Context: an optimization exercise on an open-source flow, tuned for small area and a short achievable clock period. The choices shown serve that exercise and are no tape-out recipe.
RTL that was checked went through simulation tests only; none was proved equivalent to the original.
The series may have gaps, and a smaller design here may also do less where the tests do not look.
Only the layout flow was run in run 4; the RTL was not checked for function there.
The clock port is modelled as an ideal driver; clocking choices that lean on that would not hold on a real chip.

## flow/design.v in outline (module list and top-level ports)
// module full_adder: 6 lines
// module half_adder: 6 lines
// module times3: 41 lines
// module fir_pp_gen: 178 lines
// module sel3: 3 lines
// module sel2: 3 lines
// module dec_u: 5 lines
// module dec_s: 5 lines
// module fir_filter_16_tap: 2443 lines
module fir_filter_16_tap (
    input clk,
    input rst,
    input [15:0] x_in,
    input [15:0] h0, h1, h2, h3, h4, h5, h6, h7,
    input [15:0] h8, h9, h10, h11, h12, h13, h14, h15,
    output reg [31:0] y_out
);
  // ...
==> flow/flow/run.sh <==
#!/bin/bash
# Own flow: the standard layout (standard.sh: the standard synthesis and ORFS steps),
# with these changes to how the layout is made:
#  - the port buffers are buf_2 cells rather than the cell buffer_ports picks by itself;
#  - after global placement the y_out flip-flops are moved next to the gates that drive
#    them, which the placer otherwise leaves out at the output pins, and each selector
#    next to the full adder it drives (flow/post_gp.tcl);
#  - the global router's layer capacities (flow/fastroute.tcl) move wiring off met1/met2,
#    which the detailed router otherwise spends most of its time on.
# Constraints (constraint.sdc) and everything else are the standard flow's. make's output goes to
# flow_make.log here; ORFS keeps each step's log under orfs/logs/.
set -euo pipefail
bash standard.sh \
  "BUFFER_PORTS_ARGS=-buffer_cell sky130_fd_sc_hd__buf_2" \
  "SETUP_SLACK_MARGIN=11.5" \
  "POST_GLOBAL_PLACE_TCL=$PWD/flow/post_gp.tcl" \
  "POST_CTS_TCL=$PWD/flow/post_cts.tcl" \
  "EXTRA_SETUP_MARGIN=13" \
  "FASTROUTE_TCL=$PWD/flow/fastroute.tcl" \
  finish > flow_make.log 2>&1
==> flow/flow/fastroute.tcl <==
# Global-routing capacity derating: met1 and met2 carry most of the cells' pin access, so the
# global router is steered towards met3-met5 to leave the detailed router room there.
set_global_routing_layer_adjustment met1 0.6
set_global_routing_layer_adjustment met2 0.45
set_global_routing_layer_adjustment met3-$::env(MAX_ROUTING_LAYER) 0.1

set_routing_layers -clock $::env(MIN_CLK_ROUTING_LAYER)-$::env(MAX_ROUTING_LAYER)
set_routing_layers -signal $::env(MIN_ROUTING_LAYER)-$::env(MAX_ROUTING_LAYER)
==> flow/flow/post_cts.tcl <==
# Extra setup-repair pass after CTS (see run.sh): a second repair_timing run, aimed at a
# slack of EXTRA_SETUP_MARGIN ns, then the placement is legalized again.
repair_timing -setup -setup_margin $::env(EXTRA_SETUP_MARGIN) -max_passes 300 -verbose
detailed_placement
check_placement -verbose
==> flow/flow/post_gp.tcl <==
# After global placement, two kinds of cells are moved on top of a neighbour; detailed
# placement then legalizes them next to it.
#  - Each y_out flip-flop goes to the gate that drives its D input (the last gate of the
#    final adder). Its D input ends the critical paths, while its output (to the y_out
#    port, due 5 ns before the next edge) has most of the cycle to spare.
set block [ord::get_db_block]
set moved 0
foreach inst [$block getInsts] {
  if {![string match {y_out*} [$inst getName]]} continue
  set d [$inst findITerm D]
  if {$d == "NULL"} continue
  set drv ""
  foreach it [[$d getNet] getITerms] {
    if {[$it isOutputSignal]} { set drv [$it getInst] }
  }
  if {$drv == ""} continue
  set loc [$drv getLocation]
  $inst setLocation [lindex $loc 0] [lindex $loc 1]
  incr moved
}
puts "post_gp: moved $moved y_out flip-flops to their D drivers"
set moved 0
foreach inst [$block getInsts] {
  if {[[$inst getMaster] getName] != "sky130_fd_sc_hd__a222oi_1"} continue
  set loads {}
  foreach it [[[$inst findITerm Y] getNet] getITerms] {
    if {[$it isInputSignal]} { lappend loads [$it getInst] }
  }
  if {[llength $loads] != 1} continue
  set loc [[lindex $loads 0] getLocation]
  $inst setLocation [lindex $loc 0] [lindex $loc 1]
  incr moved
}
puts "post_gp: moved $moved selectors to their loads"
==> flow/standard.sh <==
#!/bin/bash
# synth_recipe.tcl (not shown) runs the flow's synth.tcl, then flattens the netlist and writes it again
# the make line also repeats each setting of config.mk as NAME=value (left out here)
make -C /OpenROAD-flow-scripts/flow DESIGN_CONFIG=/design/flow/config.mk WORK_HOME=/design/flow/orfs CLKGATE_MAP_FILE= SYNTH_SCRIPT=/design/flow/synth_recipe.tcl "${@:-finish}"
==> flow/config.mk <==
export PLATFORM = sky130hd
export DESIGN_NAME = fir_filter_16_tap
export DESIGN_NICKNAME = fir_filter_16_tap
export VERILOG_FILES = /design/flow/design.v
export SDC_FILE = /design/flow/constraint.sdc
export NUM_CORES = 8
export LEC_CHECK = 0
export CAP_MARGIN = 20
export CORE_MARGIN = 2
export CORE_UTILIZATION = 30
export SLEW_MARGIN = 20
export SYNTH_HIERARCHICAL = 1
==> flow/constraint.sdc <==
create_clock -name core_clock -period 25.0 [get_ports {clk}]
set_input_delay 5.0000 -clock core_clock [delete_from_list [all_inputs] [get_ports {clk}]]
set_output_delay 5.0000 -clock core_clock [all_outputs]
set_load 0.01 [all_outputs]
run_1/placed.png
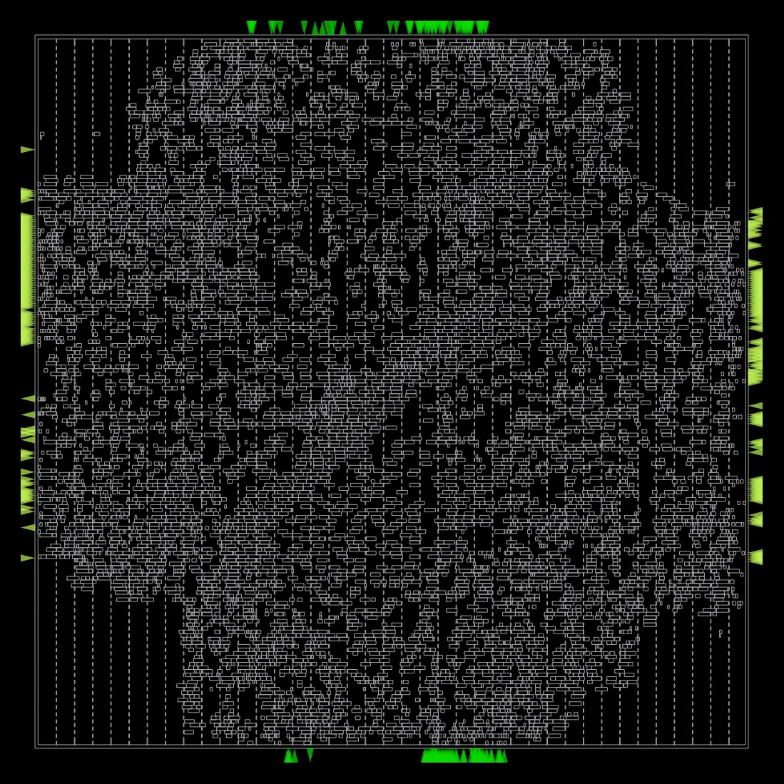
final std cells w/o fill: 10970
Tap Count: 3781
Seq area share: 7.132%
Seq cells: 288

run_1/route_heat.png
The die is cut into 27 by 27 equal tiles; black is low, pale yellow is high, scaled to the fullest tile. Values are wire area over tile area, all layers added.
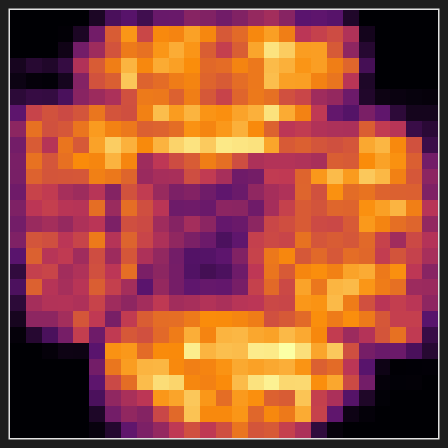
The mean over all tiles is 0.49. 54% of the tiles are over half the peak. The emptiest ninth of the die: bottom left. The fullest tile reaches 1.0.

run_1/m1.png
Scale: 1 px per um.
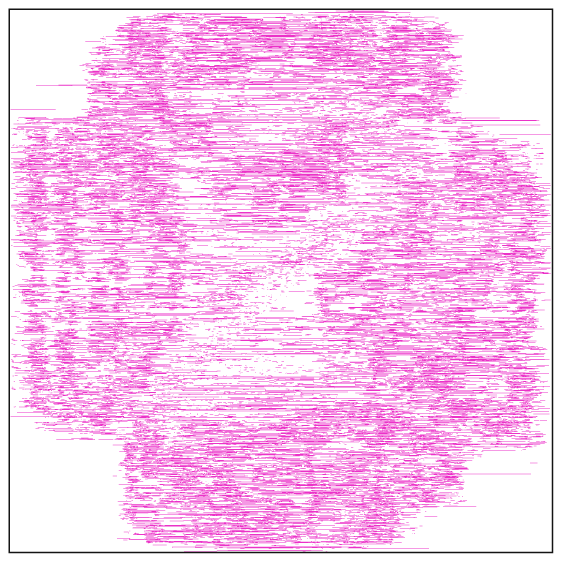
8559 nets have wire on it. The layer holds 27% of the routed length.

==> impl_metrics.yaml, run 1 <==
floorplanning:
  start_util_pct: 30.12
  row_count: 197
  die_h_um: 541.7
  core_area_um2: 287900
  chipWidth_um: 541.7
  io_pins: 306
  dieArea_um2: 293400
sta:
  relSlewSlack_pct: 14.39
  final_max_slew_viol_count: 0
  clock_skew_ns: 0.05872
  fin_setup_tns_ns: 0
  fmax_ghz: 0.07884
  layout_setup_ws_ns: 12.32
  setup_violations: 0
  hold_viol_final: 0
  period_share_pct: 50.73
  fin_crit_ns: 12.68
  rsz0062_at_grt: "false"
drt:
  drt_iter0_drc: 15150
  drt-total-wl_mm: 640.6
  drc_errors: 0
  vias: 86370
  post_drt_wl_per_cell_um: 58.38
  viasPerCell: 7.871
finish:
  design_area_um2: 101100
  diodes: 84
  clk_share_pct: 1.684
  multi_input_cells: 5582
  drive_above_1_share_pct: 24.06
  largest_register_ffs: 32
  bufAreaShareNonClock_pct: 6.366
  ff_latch_area_um2: 7213
  multi_input_area_share_pct: 78.86
  fin_nets: 9991
  inverters: 288
  biggestCellCategory: "multi-input combinational cells"
  multi_input_area_um2: 79750
  n_fill_cell: 28100
  syn_to_final_growth_pct: 16.62
  signal_buffers: 864
synthesis:
  synthCells: 6207
  avgSynthCellArea_um2: 13.97
  netlist_area_um2: 86720
  synth_warnings: 7
worst_setup_path:
  r2r_slack_ns: 12.78
  crit_type: "input pin to flop"
  worst_path_most_repeated_cell: "fa_1"
  worstPathMaxFanout: 20
  worstSetupEndpointType: "flop"
  reg2regPathDepth: 30
  cp_num_cells: 22
  crit_buf_inv: 1
  crit_required_ns: 25.67
  slowest_delay_ns: 0.92
  cp_cell_sequence: "buf_2 -> and2_4 -> a22oi_1 -> fa_1 -> fa_1 -> fa_1 -> fa_1 -> fa_1 -> fa_1 -> fa_1 -> fa_1 -> fa_1 -> fa_1 -> ha_1 -> fa_1 -> xnor2_1 -> xnor2_1 -> xnor2_1 -> xnor2_1 -> xnor2_1 -> xnor2_2 -> xnor2_1"
  critPathTopFamily: "adder cells"
status:
  status: "timing/DRC/antenna clean"
worst_hold_path:
  hold-path-cell-count: 1
place:
  postPlaceCellArea_um2: 94860
  portBuffers: 305
  dp_cells: 10550
cts:
  cts.sinks: 288
  cts_tree: "done"
global_route:
  grt_usage_pct: 55.27
  gr-total-overflow: 0
  grt_max_degree: 117
run:
  max_cap_violations: 0
[run 1: cell usage in the layout (no fill, tap or decap), types with 8 or more instances in the layout]
cell and n:
buf_4 471, nor2b_4 32, ha_4 14, buf_12 33, diode_2 84, a21oi_2 8, a211oi_2 16, and2b_4 90
a21oi_1 19, a22oi_1 112, clkbuf_4 8, nor2b_2 19, inv_1 287, xor2_1 16, and2b_2 38, a222oi_1 1920
conb_1 15, fa_1 2179, clkbuf_16 49, buf_2 286, ha_1 62, fa_2 388, xnor2_1 41, nand2_1 344
nor2b_1 93, and2_2 32, buf_6 64, and2_4 96, dfrtp_1 283
[run 1: routing by layer]
layer  part of all wire, %  wire (um)  global-route usage, %
met5                   1.5       9506                  28.37
met4                    14      87220                  47.27
met3                    24     150800                  49.15
met2                    34     220700                  67.26
met1                    27     172300                  62.71
[run 1: stage by stage]
stage | hold slack (ns) | utilization [%]
2_1_floorplan | 0.5229 | -
3_3_place_gp | 0.6133 | 32.94
3_5_place_dp | 0.6282 | 32.95
5_1_grt | 0.6537 | 35.10
6_report | 0.6473 | 35.13
run_1/floorplan.png
Pins as bars on the die edge. Tap cells in grey.
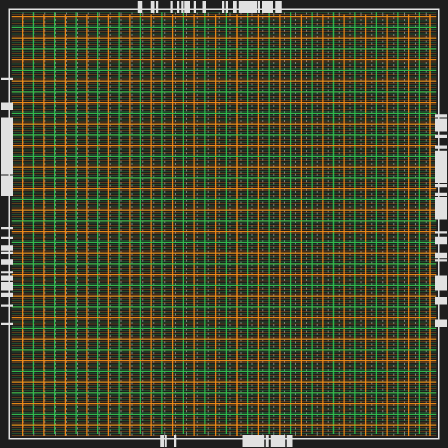

==> run 2: changes to the inputs <==
--- a/flow/flow/run.sh
+++ b/flow/flow/run.sh
@@ -4,6 +4,6 @@
 #  - the port buffers are buf_2 cells rather than the cell buffer_ports picks by itself;
 #  - after global placement the y_out flip-flops are moved next to the gates that drive
-#    them, which the placer otherwise leaves out at the output pins, and each selector
-#    next to the full adder it drives (flow/post_gp.tcl);
+#    them, which the placer otherwise leaves out at the output pins, and selectors that
+#    lie far from the full adder they drive are moved next to it (flow/post_gp.tcl);
 #  - the global router's layer capacities (flow/fastroute.tcl) move wiring off met1/met2,
 #    which the detailed router otherwise spends most of its time on.
@@ -13,8 +13,10 @@
 bash standard.sh \
   "BUFFER_PORTS_ARGS=-buffer_cell sky130_fd_sc_hd__buf_2" \
-  "SETUP_SLACK_MARGIN=11.5" \
+  "SETUP_SLACK_MARGIN=12.5" \
+  "TNS_END_PERCENT=0" \
   "POST_GLOBAL_PLACE_TCL=$PWD/flow/post_gp.tcl" \
+  "SEL_MOVE_UM=40" \
   "POST_CTS_TCL=$PWD/flow/post_cts.tcl" \
-  "EXTRA_SETUP_MARGIN=13" \
+  "EXTRA_SETUP_MARGIN=14" \
   "FASTROUTE_TCL=$PWD/flow/fastroute.tcl" \
   finish > flow_make.log 2>&1
==> flow/flow/post_cts.tcl (replaced) <==
repair_timing -setup -setup_margin $::env(EXTRA_SETUP_MARGIN) -max_passes 300 -repair_tns 0 -verbose
detailed_placement
check_placement -verbose
--- a/flow/flow/post_gp.tcl
+++ b/flow/flow/post_gp.tcl
@@ -20,4 +20,5 @@
 }
 puts "post_gp: moved $moved y_out flip-flops to their D drivers"
+set limit [expr {$::env(SEL_MOVE_UM) * [$block getDbUnitsPerMicron]}]
 set moved 0
 foreach inst [$block getInsts] {
@@ -29,4 +30,7 @@
   if {[llength $loads] != 1} continue
   set loc [[lindex $loads 0] getLocation]
+  set here [$inst getLocation]
+  set dist [expr {abs([lindex $loc 0] - [lindex $here 0]) + abs([lindex $loc 1] - [lindex $here 1])}]
+  if {$dist <= $limit} continue
   $inst setLocation [lindex $loc 0] [lindex $loc 1]
   incr moved
run_2/floorplan.png
Pins as bars on the die edge. Tap cells in grey.
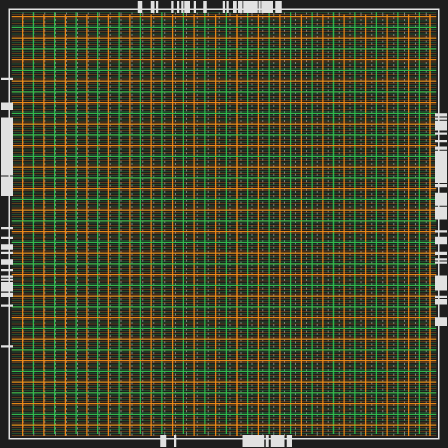
Key: VDD = green; VSS = orange
39 straps on met5. 198 met1 rails follow the rows. The core has 197 rows. 39 straps on met4. 306 signal pins sit on the boundary.

==> run 2 against run 1 <==
Net effect: critical endpoint is now y_out[29]; non-clock buffer count fell by 171; utilization is 0.72 points lower; still clean; global-route usage fell by 4.4 points; wire length decreased by 8.1%; clock skew increased by 0.0091 ns; critical path depth is 4 higher.
==> impl_metrics.yaml, run 2 <==
worst_setup_path:
  r2r_slack_ns: 12.74
  worstPathMaxFanout: 16
  cp_num_cells: 26
  worst_path_most_repeated_cell: "fa_1"
  reg2regPathDepth: 29
  slowest_delay_ns: 0.71
  crit_buf_inv: 2
  critPathTopFamily: "adder cells"
  crit_required_ns: 25.68
  crit_type: "input pin to flop"
finish:
  layout_common_cells: "fa_1 (2245), a222oi_1 (1920), buf_4 (352)"
  fin_nets: 9824
  largest_register_ffs: 32
  syn_to_final_growth_pct: 14.22
  mostFrequentLayoutCell: "fa_1"
  n_fill_cell: 28160
  drive_above_1_share_pct: 20.95
  stdcell_count: 10800
drt:
  post_drt_wl_per_cell_um: 54.52
  ant_nets: 0
  drc_errors: 0
  dr.pass1.iters: 22
  viasPerCell: 7.815
  drt_iter0_drc: 15530
  drt-total-wl_mm: 588.5
cts:
  cts.sinks: 288
  cts_tree: "done"
  insertion_delay_ns: 0.81
synthesis:
  synthCells: 6207
  synth_warnings: 7
  netlist_area_um2: 86720
  avgSynthCellArea_um2: 13.97
sta:
  fin_setup_tns_ns: 0
  period_share_pct: 50.91
  rsz0062_at_grt: "true"
  clock_skew_ns: 0.06783
  fin_crit_ns: 12.73
  hold_viol_final: 0
  layout_setup_ws_ns: 12.27
  fmax_ghz: 0.07857
  relSlewSlack_pct: 17.88
  final_max_slew_viol_count: 0
  hold_ws_ns: 0.6258
global_route:
  gr-total-overflow: 0
  use_met1_pct: 55.83
  grt-busiest-layer: "met2"
  antenna_found_initial: 99
  grt_usage_pct: 50.88
  grt_max_degree: 87
place:
  dp_cells: 10530
  portBuffers: 305
floorplanning:
  dieArea_um2: 293400
  core_area_um2: 287900
  io_pins: 306
  start_util_pct: 30.12
  row_count: 197
  chipWidth_um: 541.7
run:
  max_cap_violations: 0
status:
  status: "timing/DRC/antenna clean"
run_2/route_heat.png
The die is cut into 27 by 27 equal tiles; black is low, pale yellow is high, scaled to the fullest tile. Values are wire area over tile area, all layers added.
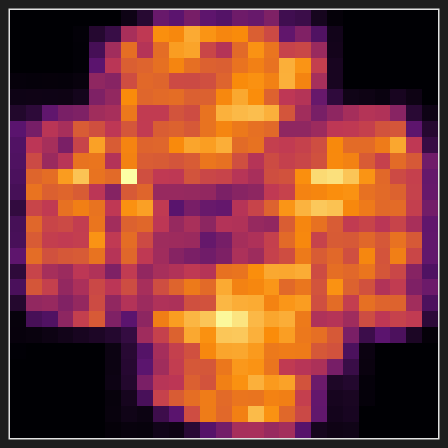
The emptiest ninth of the die: bottom left. The mean over all tiles is 0.46. 49% of the tiles are over half the peak. 18% of the tiles are nearly empty.

[run 2: layer usage]
| layer | wire [um] | share of wire, % |
|---|---|---|
| met5 | 8983 | 1.5 |
| met4 | 85890 | 15 |
| met3 | 139300 | 24 |
| met2 | 202200 | 34 |
| met1 | 152100 | 26 |
[run 2: through the flow]
step                      area [um^2]  utilization [%]
after floorplan                 86780                -
after global placement          94650            32.88
after detailed placement        94730            32.90
after global routing            98980            34.38
final                           99050            34.40
[run 2: layout make-up]
type | instances | area [um^2] | share of cell area (%)
Inverter | 288 | 1085 | 1.095
Clock inverter | 32 | 350.3 | 0.3537
Tap cell | 3781 | 4731 | 4.776
Antenna cell | 70 | 175.2 | 0.1769
Multi-Input combinational cell | 5581 | 79320 | 80.08
Clock buffer | 62 | 1410 | 1.424
Sequential cell | 288 | 7212 | 7.281
Timing Repair Buffer | 693 | 4763 | 4.809
run_2/m1.png
Scale: 1 px per um.
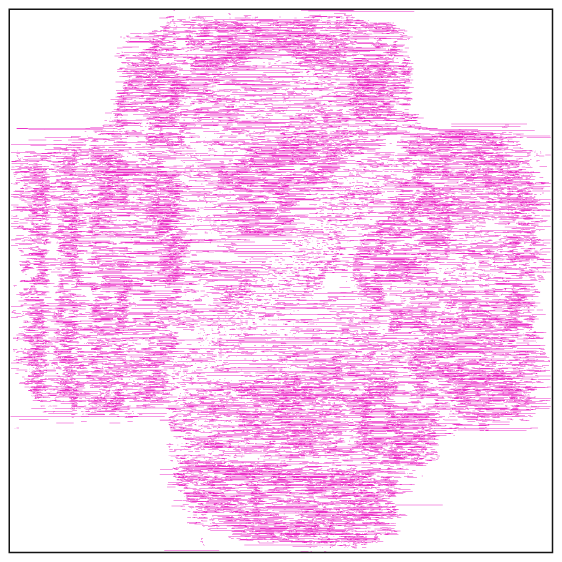

==> run 3: changes to the inputs <==
--- a/flow/flow/run.sh
+++ b/flow/flow/run.sh
@@ -5,5 +5,5 @@
 #  - after global placement the y_out flip-flops are moved next to the gates that drive
 #    them, which the placer otherwise leaves out at the output pins, and selectors that
-#    lie far from the full adder they drive are moved next to it (flow/post_gp.tcl);
+#    lie far from the full adder they drive are moved halfway to it (flow/post_gp.tcl);
 #  - the global router's layer capacities (flow/fastroute.tcl) move wiring off met1/met2,
 #    which the detailed router otherwise spends most of its time on.
@@ -16,5 +16,5 @@
   "TNS_END_PERCENT=0" \
   "POST_GLOBAL_PLACE_TCL=$PWD/flow/post_gp.tcl" \
-  "SEL_MOVE_UM=40" \
+  "SEL_MOVE_UM=20" \
   "POST_CTS_TCL=$PWD/flow/post_cts.tcl" \
   "EXTRA_SETUP_MARGIN=14" \
--- a/flow/flow/post_gp.tcl
+++ b/flow/flow/post_gp.tcl
@@ -33,6 +33,6 @@
   set dist [expr {abs([lindex $loc 0] - [lindex $here 0]) + abs([lindex $loc 1] - [lindex $here 1])}]
   if {$dist <= $limit} continue
-  $inst setLocation [lindex $loc 0] [lindex $loc 1]
+  $inst setLocation [expr {([lindex $loc 0] + [lindex $here 0]) / 2}] [expr {([lindex $loc 1] + [lindex $here 1]) / 2}]
   incr moved
 }
-puts "post_gp: moved $moved selectors to their loads"
+puts "post_gp: moved $moved selectors halfway to their loads"
run_3/m1.png
Scale: 1 px per um.
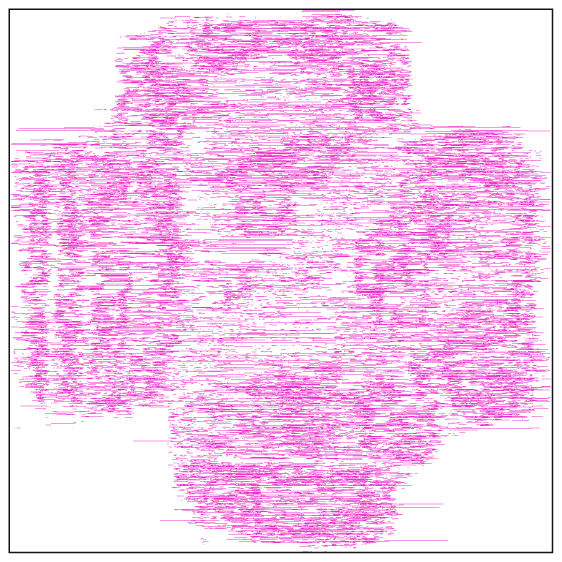
The longest straight run is 105 um. The wires run mostly horizontal. 8314 nets have wire on it.

run_3/placed.png
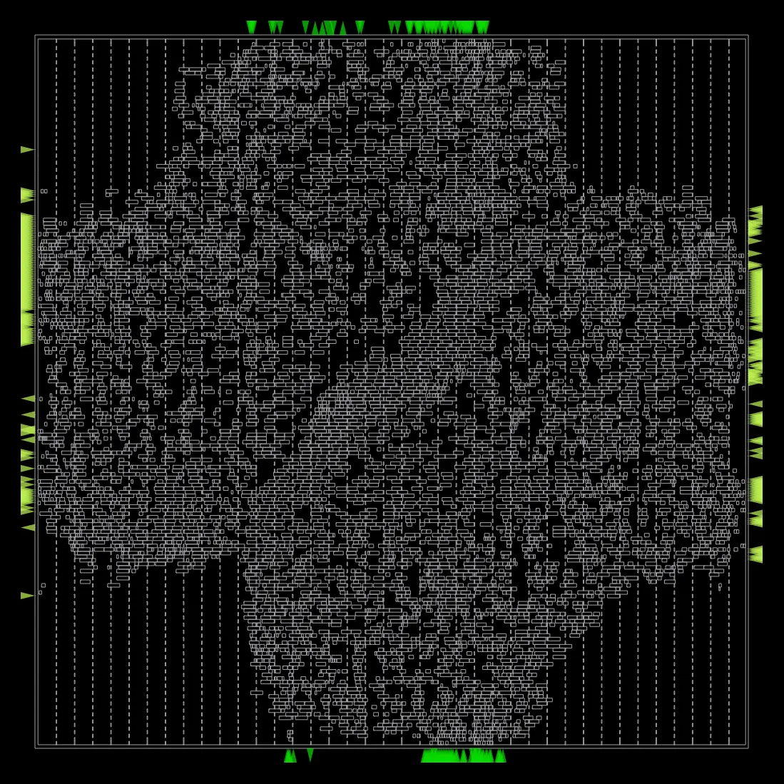
Seq area share: 7.280%
Core Region: 287900 um^2
Fillers: 28060
Row Count: 197

==> run 3 against run 2 <==
Net effect: global-route usage down 1.7 points; worst setup slack better by 0.092 ns; register-to-register slack better by 0.09 ns; count of clock-buffer cells in the layout up 4; still clean; non-clock buffer count down 26; final area about the same; critical path depth down 1; via count down 1.1%; die area unchanged; area after synthesis unchanged; largest cell class unchanged.
==> impl_metrics.yaml, run 3 <==
status:
  status: "timing/DRC/antenna clean"
sta:
  relSlewSlack_pct: 18.90
  hold_ws_ns: 0.5971
  layout_setup_ws_ns: 12.36
  worst_pin_slew_ns: 1.216
  hold_viol_final: 0
  fin_setup_tns_ns: 0
  rsz0062_at_grt: "true"
  clock_skew_ns: 0.05622
  final_max_slew_viol_count: 0
  period_share_pct: 50.55
  fin_crit_ns: 12.64
  setup_violations: 0
  fmax_ghz: 0.07914
worst_setup_path:
  reg2regPathDepth: 30
  crit_required_ns: 25.67
  worstPathMaxFanout: 7
  setup.worst_path.start_class: "input pin"
  worstSetupEndpointType: "flop"
  crit_type: "input pin to flop"
  r2r_slack_ns: 12.83
  worstPathArrival_ns: 13.31
place:
  dp_cells: 10530
  dp_slack_ns: 10.68
  portBuffers: 305
  postPlaceCellArea_um2: 94680
  hpwl_mm: 445.1
global_route:
  grt_use_met3_pct: 42.94
  grt-busiest-layer: "met2"
  antenna_found_initial: 85
  grt_first_pass_wirelength_mm: 782.7
  grt_max_degree: 87
  grt_usage_pct: 49.17
  met2_usage_pct: 60.74
  grt_pass1_vias: 101700
  use_met1_pct: 54.71
  gr-total-overflow: 0
finish:
  syn_to_final_growth_pct: 14.16
  stdcell_count: 10770
  layout_common_cells: "fa_1 (2190), a222oi_1 (1920), fa_2 (377)"
  ff_latch_area_um2: 7207
  fin_nets: 9802
  largest_register_ffs: 32
  final_util_pct: 34.39
  mostFrequentLayoutCell: "fa_1"
  drive_above_1_share_pct: 21.62
  multi_input_area_um2: 79640
  design_area_um2: 99000
drt:
  drt_iter0_drc: 15620
  viasPerCell: 7.746
  drc_errors: 0
  wl_met2_mm: 199.7
  vias: 83410
  ant_nets: 0
  dr.pass1.iters: 17
  met3_wirelength_mm: 134.7
  dr.max_layer_used: "met5"
  drt-total-wl_mm: 571.2
  post_drt_wl_per_cell_um: 53.04
  wl_met1_mm: 147.2
floorplanning:
  die_h_um: 541.7
  dieArea_um2: 293400
  start_util_pct: 30.12
  io_pins: 306
  chipWidth_um: 541.7
synthesis:
  synth_warnings: 7
  synthCells: 6207
  netlist_area_um2: 86720
  avgSynthCellArea_um2: 13.97
cts:
  cts_tree: "done"
  clk_pin_slew_ns: 0.10
  insertion_delay_ns: 0.78
  cts.sinks: 288
worst_hold_path:
  hold-path-cell-count: 1
  min_path_type: "flop to flop"
run:
  max_cap_violations: 0
run 3: cell type report:
class | instances | share of cell area [%]
diodes | 64 | 0.1618
repair buffers | 667 | 4.475
clock inverters | 31 | 0.2831
clock buffers | 66 | 1.482
flip-flops and latches | 288 | 7.280
well taps | 3781 | 4.779
inverters | 288 | 1.096
multi-input cells | 5584 | 80.44
run 3: worst max-delay path: stages:
cell and delay (ns):
buf_2 0.12, nor2b_4 0.15, clkbuf_4 0.20, a222oi_1 0.47, fa_1 0.61, fa_1 0.49, fa_1 0.47, fa_1 0.49
fa_1 0.73, fa_2 0.67, fa_2 0.45, fa_2 0.37, fa_1 0.51, fa_1 0.41, ha_1 0.20, fa_2 0.36
ha_4 0.26, a21o_1 0.15, a21o_1 0.17, buf_4 0.14, a21oi_4 0.24, o21ai_4 0.11, and3_4 0.19, o21ai_2 0.14
xor2_1 0.17
run_3/route_heat.png
The die is cut into 27 by 27 equal tiles; black is low, pale yellow is high, scaled to the fullest tile. Values are wire area over tile area, all layers added.
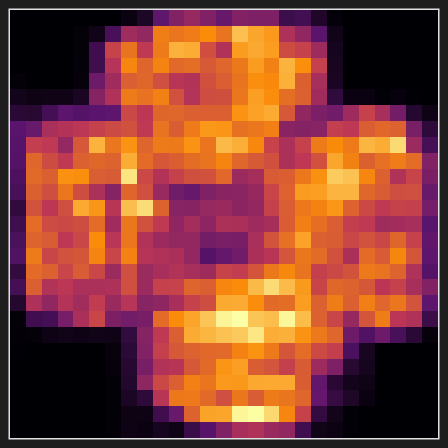

## Run 4: large edit since run 3, in outline
flow/design.v: 2690 -> 2690 lines; modules unchanged: 8
  fir_filter_16_tap: edited, 2443 -> 2443 lines
==> flow/flow/run.sh (replaced) <==
#!/bin/bash
# Own flow: the standard layout (standard.sh: the standard synthesis and ORFS steps),
# with these changes to how the layout is made:
#  - the port buffers are buf_2 cells rather than the cell buffer_ports picks by itself;
#  - the global router's layer capacities (flow/fastroute.tcl) move wiring off met1/met2,
#    which the detailed router otherwise spends most of its time on.
# Constraints (constraint.sdc) and everything else are the standard flow's. make's output goes to
# flow_make.log here; ORFS keeps each step's log under orfs/logs/.
set -euo pipefail
bash standard.sh \
  "BUFFER_PORTS_ARGS=-buffer_cell sky130_fd_sc_hd__buf_2" \
  "SETUP_SLACK_MARGIN=11.5" \
  "POST_CTS_TCL=$PWD/flow/post_cts.tcl" \
  "EXTRA_SETUP_MARGIN=13" \
  "FASTROUTE_TCL=$PWD/flow/fastroute.tcl" \
  finish > flow_make.log 2>&1
==> flow/flow/post_cts.tcl (replaced) <==
# Extra setup-repair pass after CTS (see run.sh): a second repair_timing run, aimed at a
# slack of EXTRA_SETUP_MARGIN ns, then the placement is legalized again.
repair_timing -setup -setup_margin $::env(EXTRA_SETUP_MARGIN) -max_passes 300 -verbose
detailed_placement
check_placement -verbose
removed: flow/flow/post_gp.tcl
run_4/route_heat.png
The die is cut into 27 by 27 equal tiles; black is low, pale yellow is high, scaled to the fullest tile. Values are wire area over tile area, all layers added.
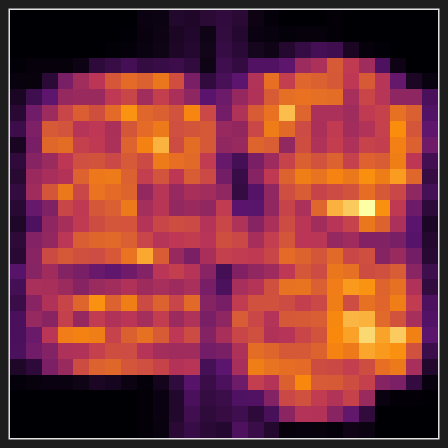
40% of the tiles are over half the peak. 14% of the tiles are nearly empty. The fullest tile reaches 0.97. The densest ninth of the die: right middle. The mean over all tiles is 0.37.

run_4/m1.png
Scale: 1 px per um.
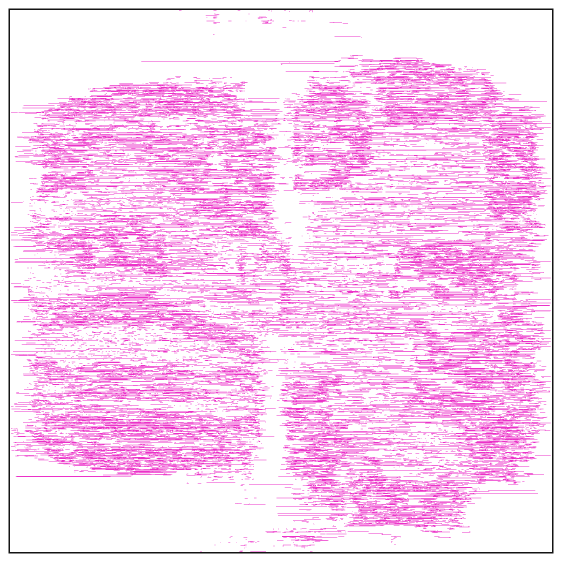
The wires run mostly horizontal. The layer holds 27% of the routed length. The longest straight run is 197 um. The layer carries 140 mm of wire. 8150 nets have wire on it.

==> run 4 against run 3 <==
Net effect: die area is 0.11% higher; critical endpoint is now y_out[30]; clock skew is 0.0090 ns lower; flip-flop and latch count stayed put; still clean; count of clock-buffer cells in the layout is 13 lower; register-to-register slack worse by 0.19 ns; largest cell class unchanged; highest routed layer unchanged; first-iteration DRC count is 4.2% lower.
==> impl_metrics.yaml, run 4 <==
floorplanning:
  io_pins: 306
  row_count: 197
  dieArea_um2: 293700
  chipWidth_um: 542.0
  core_area_um2: 287900
  start_util_pct: 30.16
  die_h_um: 542.0
sta:
  fin_setup_tns_ns: 0
  rsz0062_at_grt: "false"
  hold_ws_ns: 0.6230
  final_max_slew_viol_count: 0
  relSlewSlack_pct: 15.74
  hold_viol_final: 0
  setup_violations: 0
  worst_pin_slew_ns: 1.264
  fin_crit_ns: 13.19
  period_share_pct: 52.74
  clock_skew_ns: 0.04717
  fmax_ghz: 0.07584
  layout_setup_ws_ns: 11.81
drt:
  drt-total-wl_mm: 519.3
  dr.pass1.iters: 19
  viasPerCell: 7.516
  drc_errors: 0
  ant_nets: 0
  post_drt_wl_per_cell_um: 48.77
  vias: 80040
  drt_iter0_drc: 14960
place:
  portBuffers: 305
  postPlaceCellArea_um2: 94370
  hpwl_mm: 414.3
  gp_congestion: 1.145
  dp_slack_ns: 10.53
worst_setup_path:
  r2r_slack_ns: 12.64
  slowest_stage: "fa_2"
  worstPathMaxFanout: 18
  crit_required_ns: 25.67
  worstPathArrival_ns: 13.85
  cp_cell_sequence: "buf_2 -> and2_2 -> a222oi_1 -> fa_1 -> fa_1 -> fa_1 -> fa_2 -> fa_1 -> fa_2 -> fa_2 -> fa_1 -> fa_1 -> fa_2 -> fa_2 -> ha_4 -> and4_4 -> o221ai_4 -> a221oi_2 -> o21ai_2 -> o221a_4 -> a311oi_2"
  slowest_delay_ns: 0.97
  worstSetupEndpointType: "flop"
  setup.worst_path.start_class: "input pin"
  reg2regPathDepth: 28
  crit_type: "input pin to flop"
  worst_path_most_repeated_cell: "fa_1"
global_route:
  grt_use_met3_pct: 35.33
  grt_usage_pct: 44.96
  grt_max_degree: 87
  antenna_found_initial: 53
  grt_pass1_vias: 98590
  use_met1_pct: 54.62
  grt-busiest-layer: "met2"
  gr-total-overflow: 0
  met2_usage_pct: 60.79
  grt_first_pass_wirelength_mm: 726.4
finish:
  fin_nets: 9727
  syn_to_final_growth_pct: 11.92
  design_area_um2: 97170
  layout_common_cells: "fa_1 (2455), a222oi_1 (1920), nand2_1 (342)"
  mostFrequentLayoutCell: "fa_1"
  n_fill_cell: 28270
  multi_input_area_um2: 78730
  largest_register_ffs: 32
  ff_latch_area_um2: 7207
  drive_above_1_share_pct: 16.58
synthesis:
  netlist_area_um2: 86820
  synthCells: 6218
  avgSynthCellArea_um2: 13.96
  synth_warnings: 7
cts:
  insertion_delay_ns: 0.78
  clk_pin_slew_ns: 0.07
  cts.sinks: 288
  cts_tree: "done"
worst_hold_path:
  min_path_type: "flop to flop"
  hold-path-cell-count: 1
status:
  status: "timing/DRC/antenna clean"
run:
  max_cap_violations: 0
## run 4: routing by layer
metal	vias up	wire length (um)
li1	27720	-
met1	39820	140300
met2	9592	193200
met3	2835	110500
met4	72	72770
met5	-	2542
## run 4: worst max-delay path, delay by kind of cell
| family | cells | cell delay [ns] |
|---|---|---|
| buffers and inverters | 1 | 0.11 |
| adders and majority gates | 12 | 6.38 |
| AOI/OAI and AO/OA | 6 | 1.74 |
| and+or+nand+nor | 2 | 0.58 |
## run 4: through the flow
stage,util (%),std cells
after global placement,32.76,10480
after floorplan,-,6232
final,33.75,10650
after global routing,33.74,10640
after detailed placement,32.78,10490
## run 4: cell type report
class / instances / area share (%)
Multi-Input combinational cell: 5591 / 81.02
Sequential cell: 288 / 7.417
Tap cell: 3781 / 4.869
Timing Repair Buffer: 589 / 3.817
Clock buffer: 53 / 1.295
Inverter: 288 / 1.120
Clock inverter: 32 / 0.3915
Antenna cell: 27 / 0.06953

==> static timing again, ports no longer ideal <==
The flow's constraints put no driver on any port. The routed layouts listed below were extracted and timed again, unchanged, in two steps. Step 1 sets driving cells, clkbuf_16 on the clock port and buf_2 on the other inputs (assumed; they add their load-dependent delay and slew). Step 2 adds t to the input delays and takes it off the output delays; t is the mean of the earliest and latest rising clock arrival at the registers after step 1. Input paths then give back, and output paths get back, about the clock's delay inside the block. Three values: ideal, step 1, step 2; two values: the first two.
run | t, ns | slack for setup (ns) | clock arrival spread, ns | worst register clock-pin slew, ns
run 1 | 0.863 | 12.317 / 12.331 / 11.467 | 0.060 / 0.061 | 0.08 / 0.08
run 2 | 0.876 | 12.272 / 12.306 / 11.430 | 0.076 / 0.076 | 0.09 / 0.09
run 3 | 0.859 | 12.363 / 12.346 / 11.487 | 0.063 / 0.063 | 0.10 / 0.10
run 4 | 0.851 | 11.814 / 11.894 / 11.044 | 0.057 / 0.057 | 0.08 / 0.08
After both steps setup and hold are still met in every run listed. The setup slack of run 3, which loses most, moves by -0.017 ns with the drivers and by -0.876 ns with both steps.
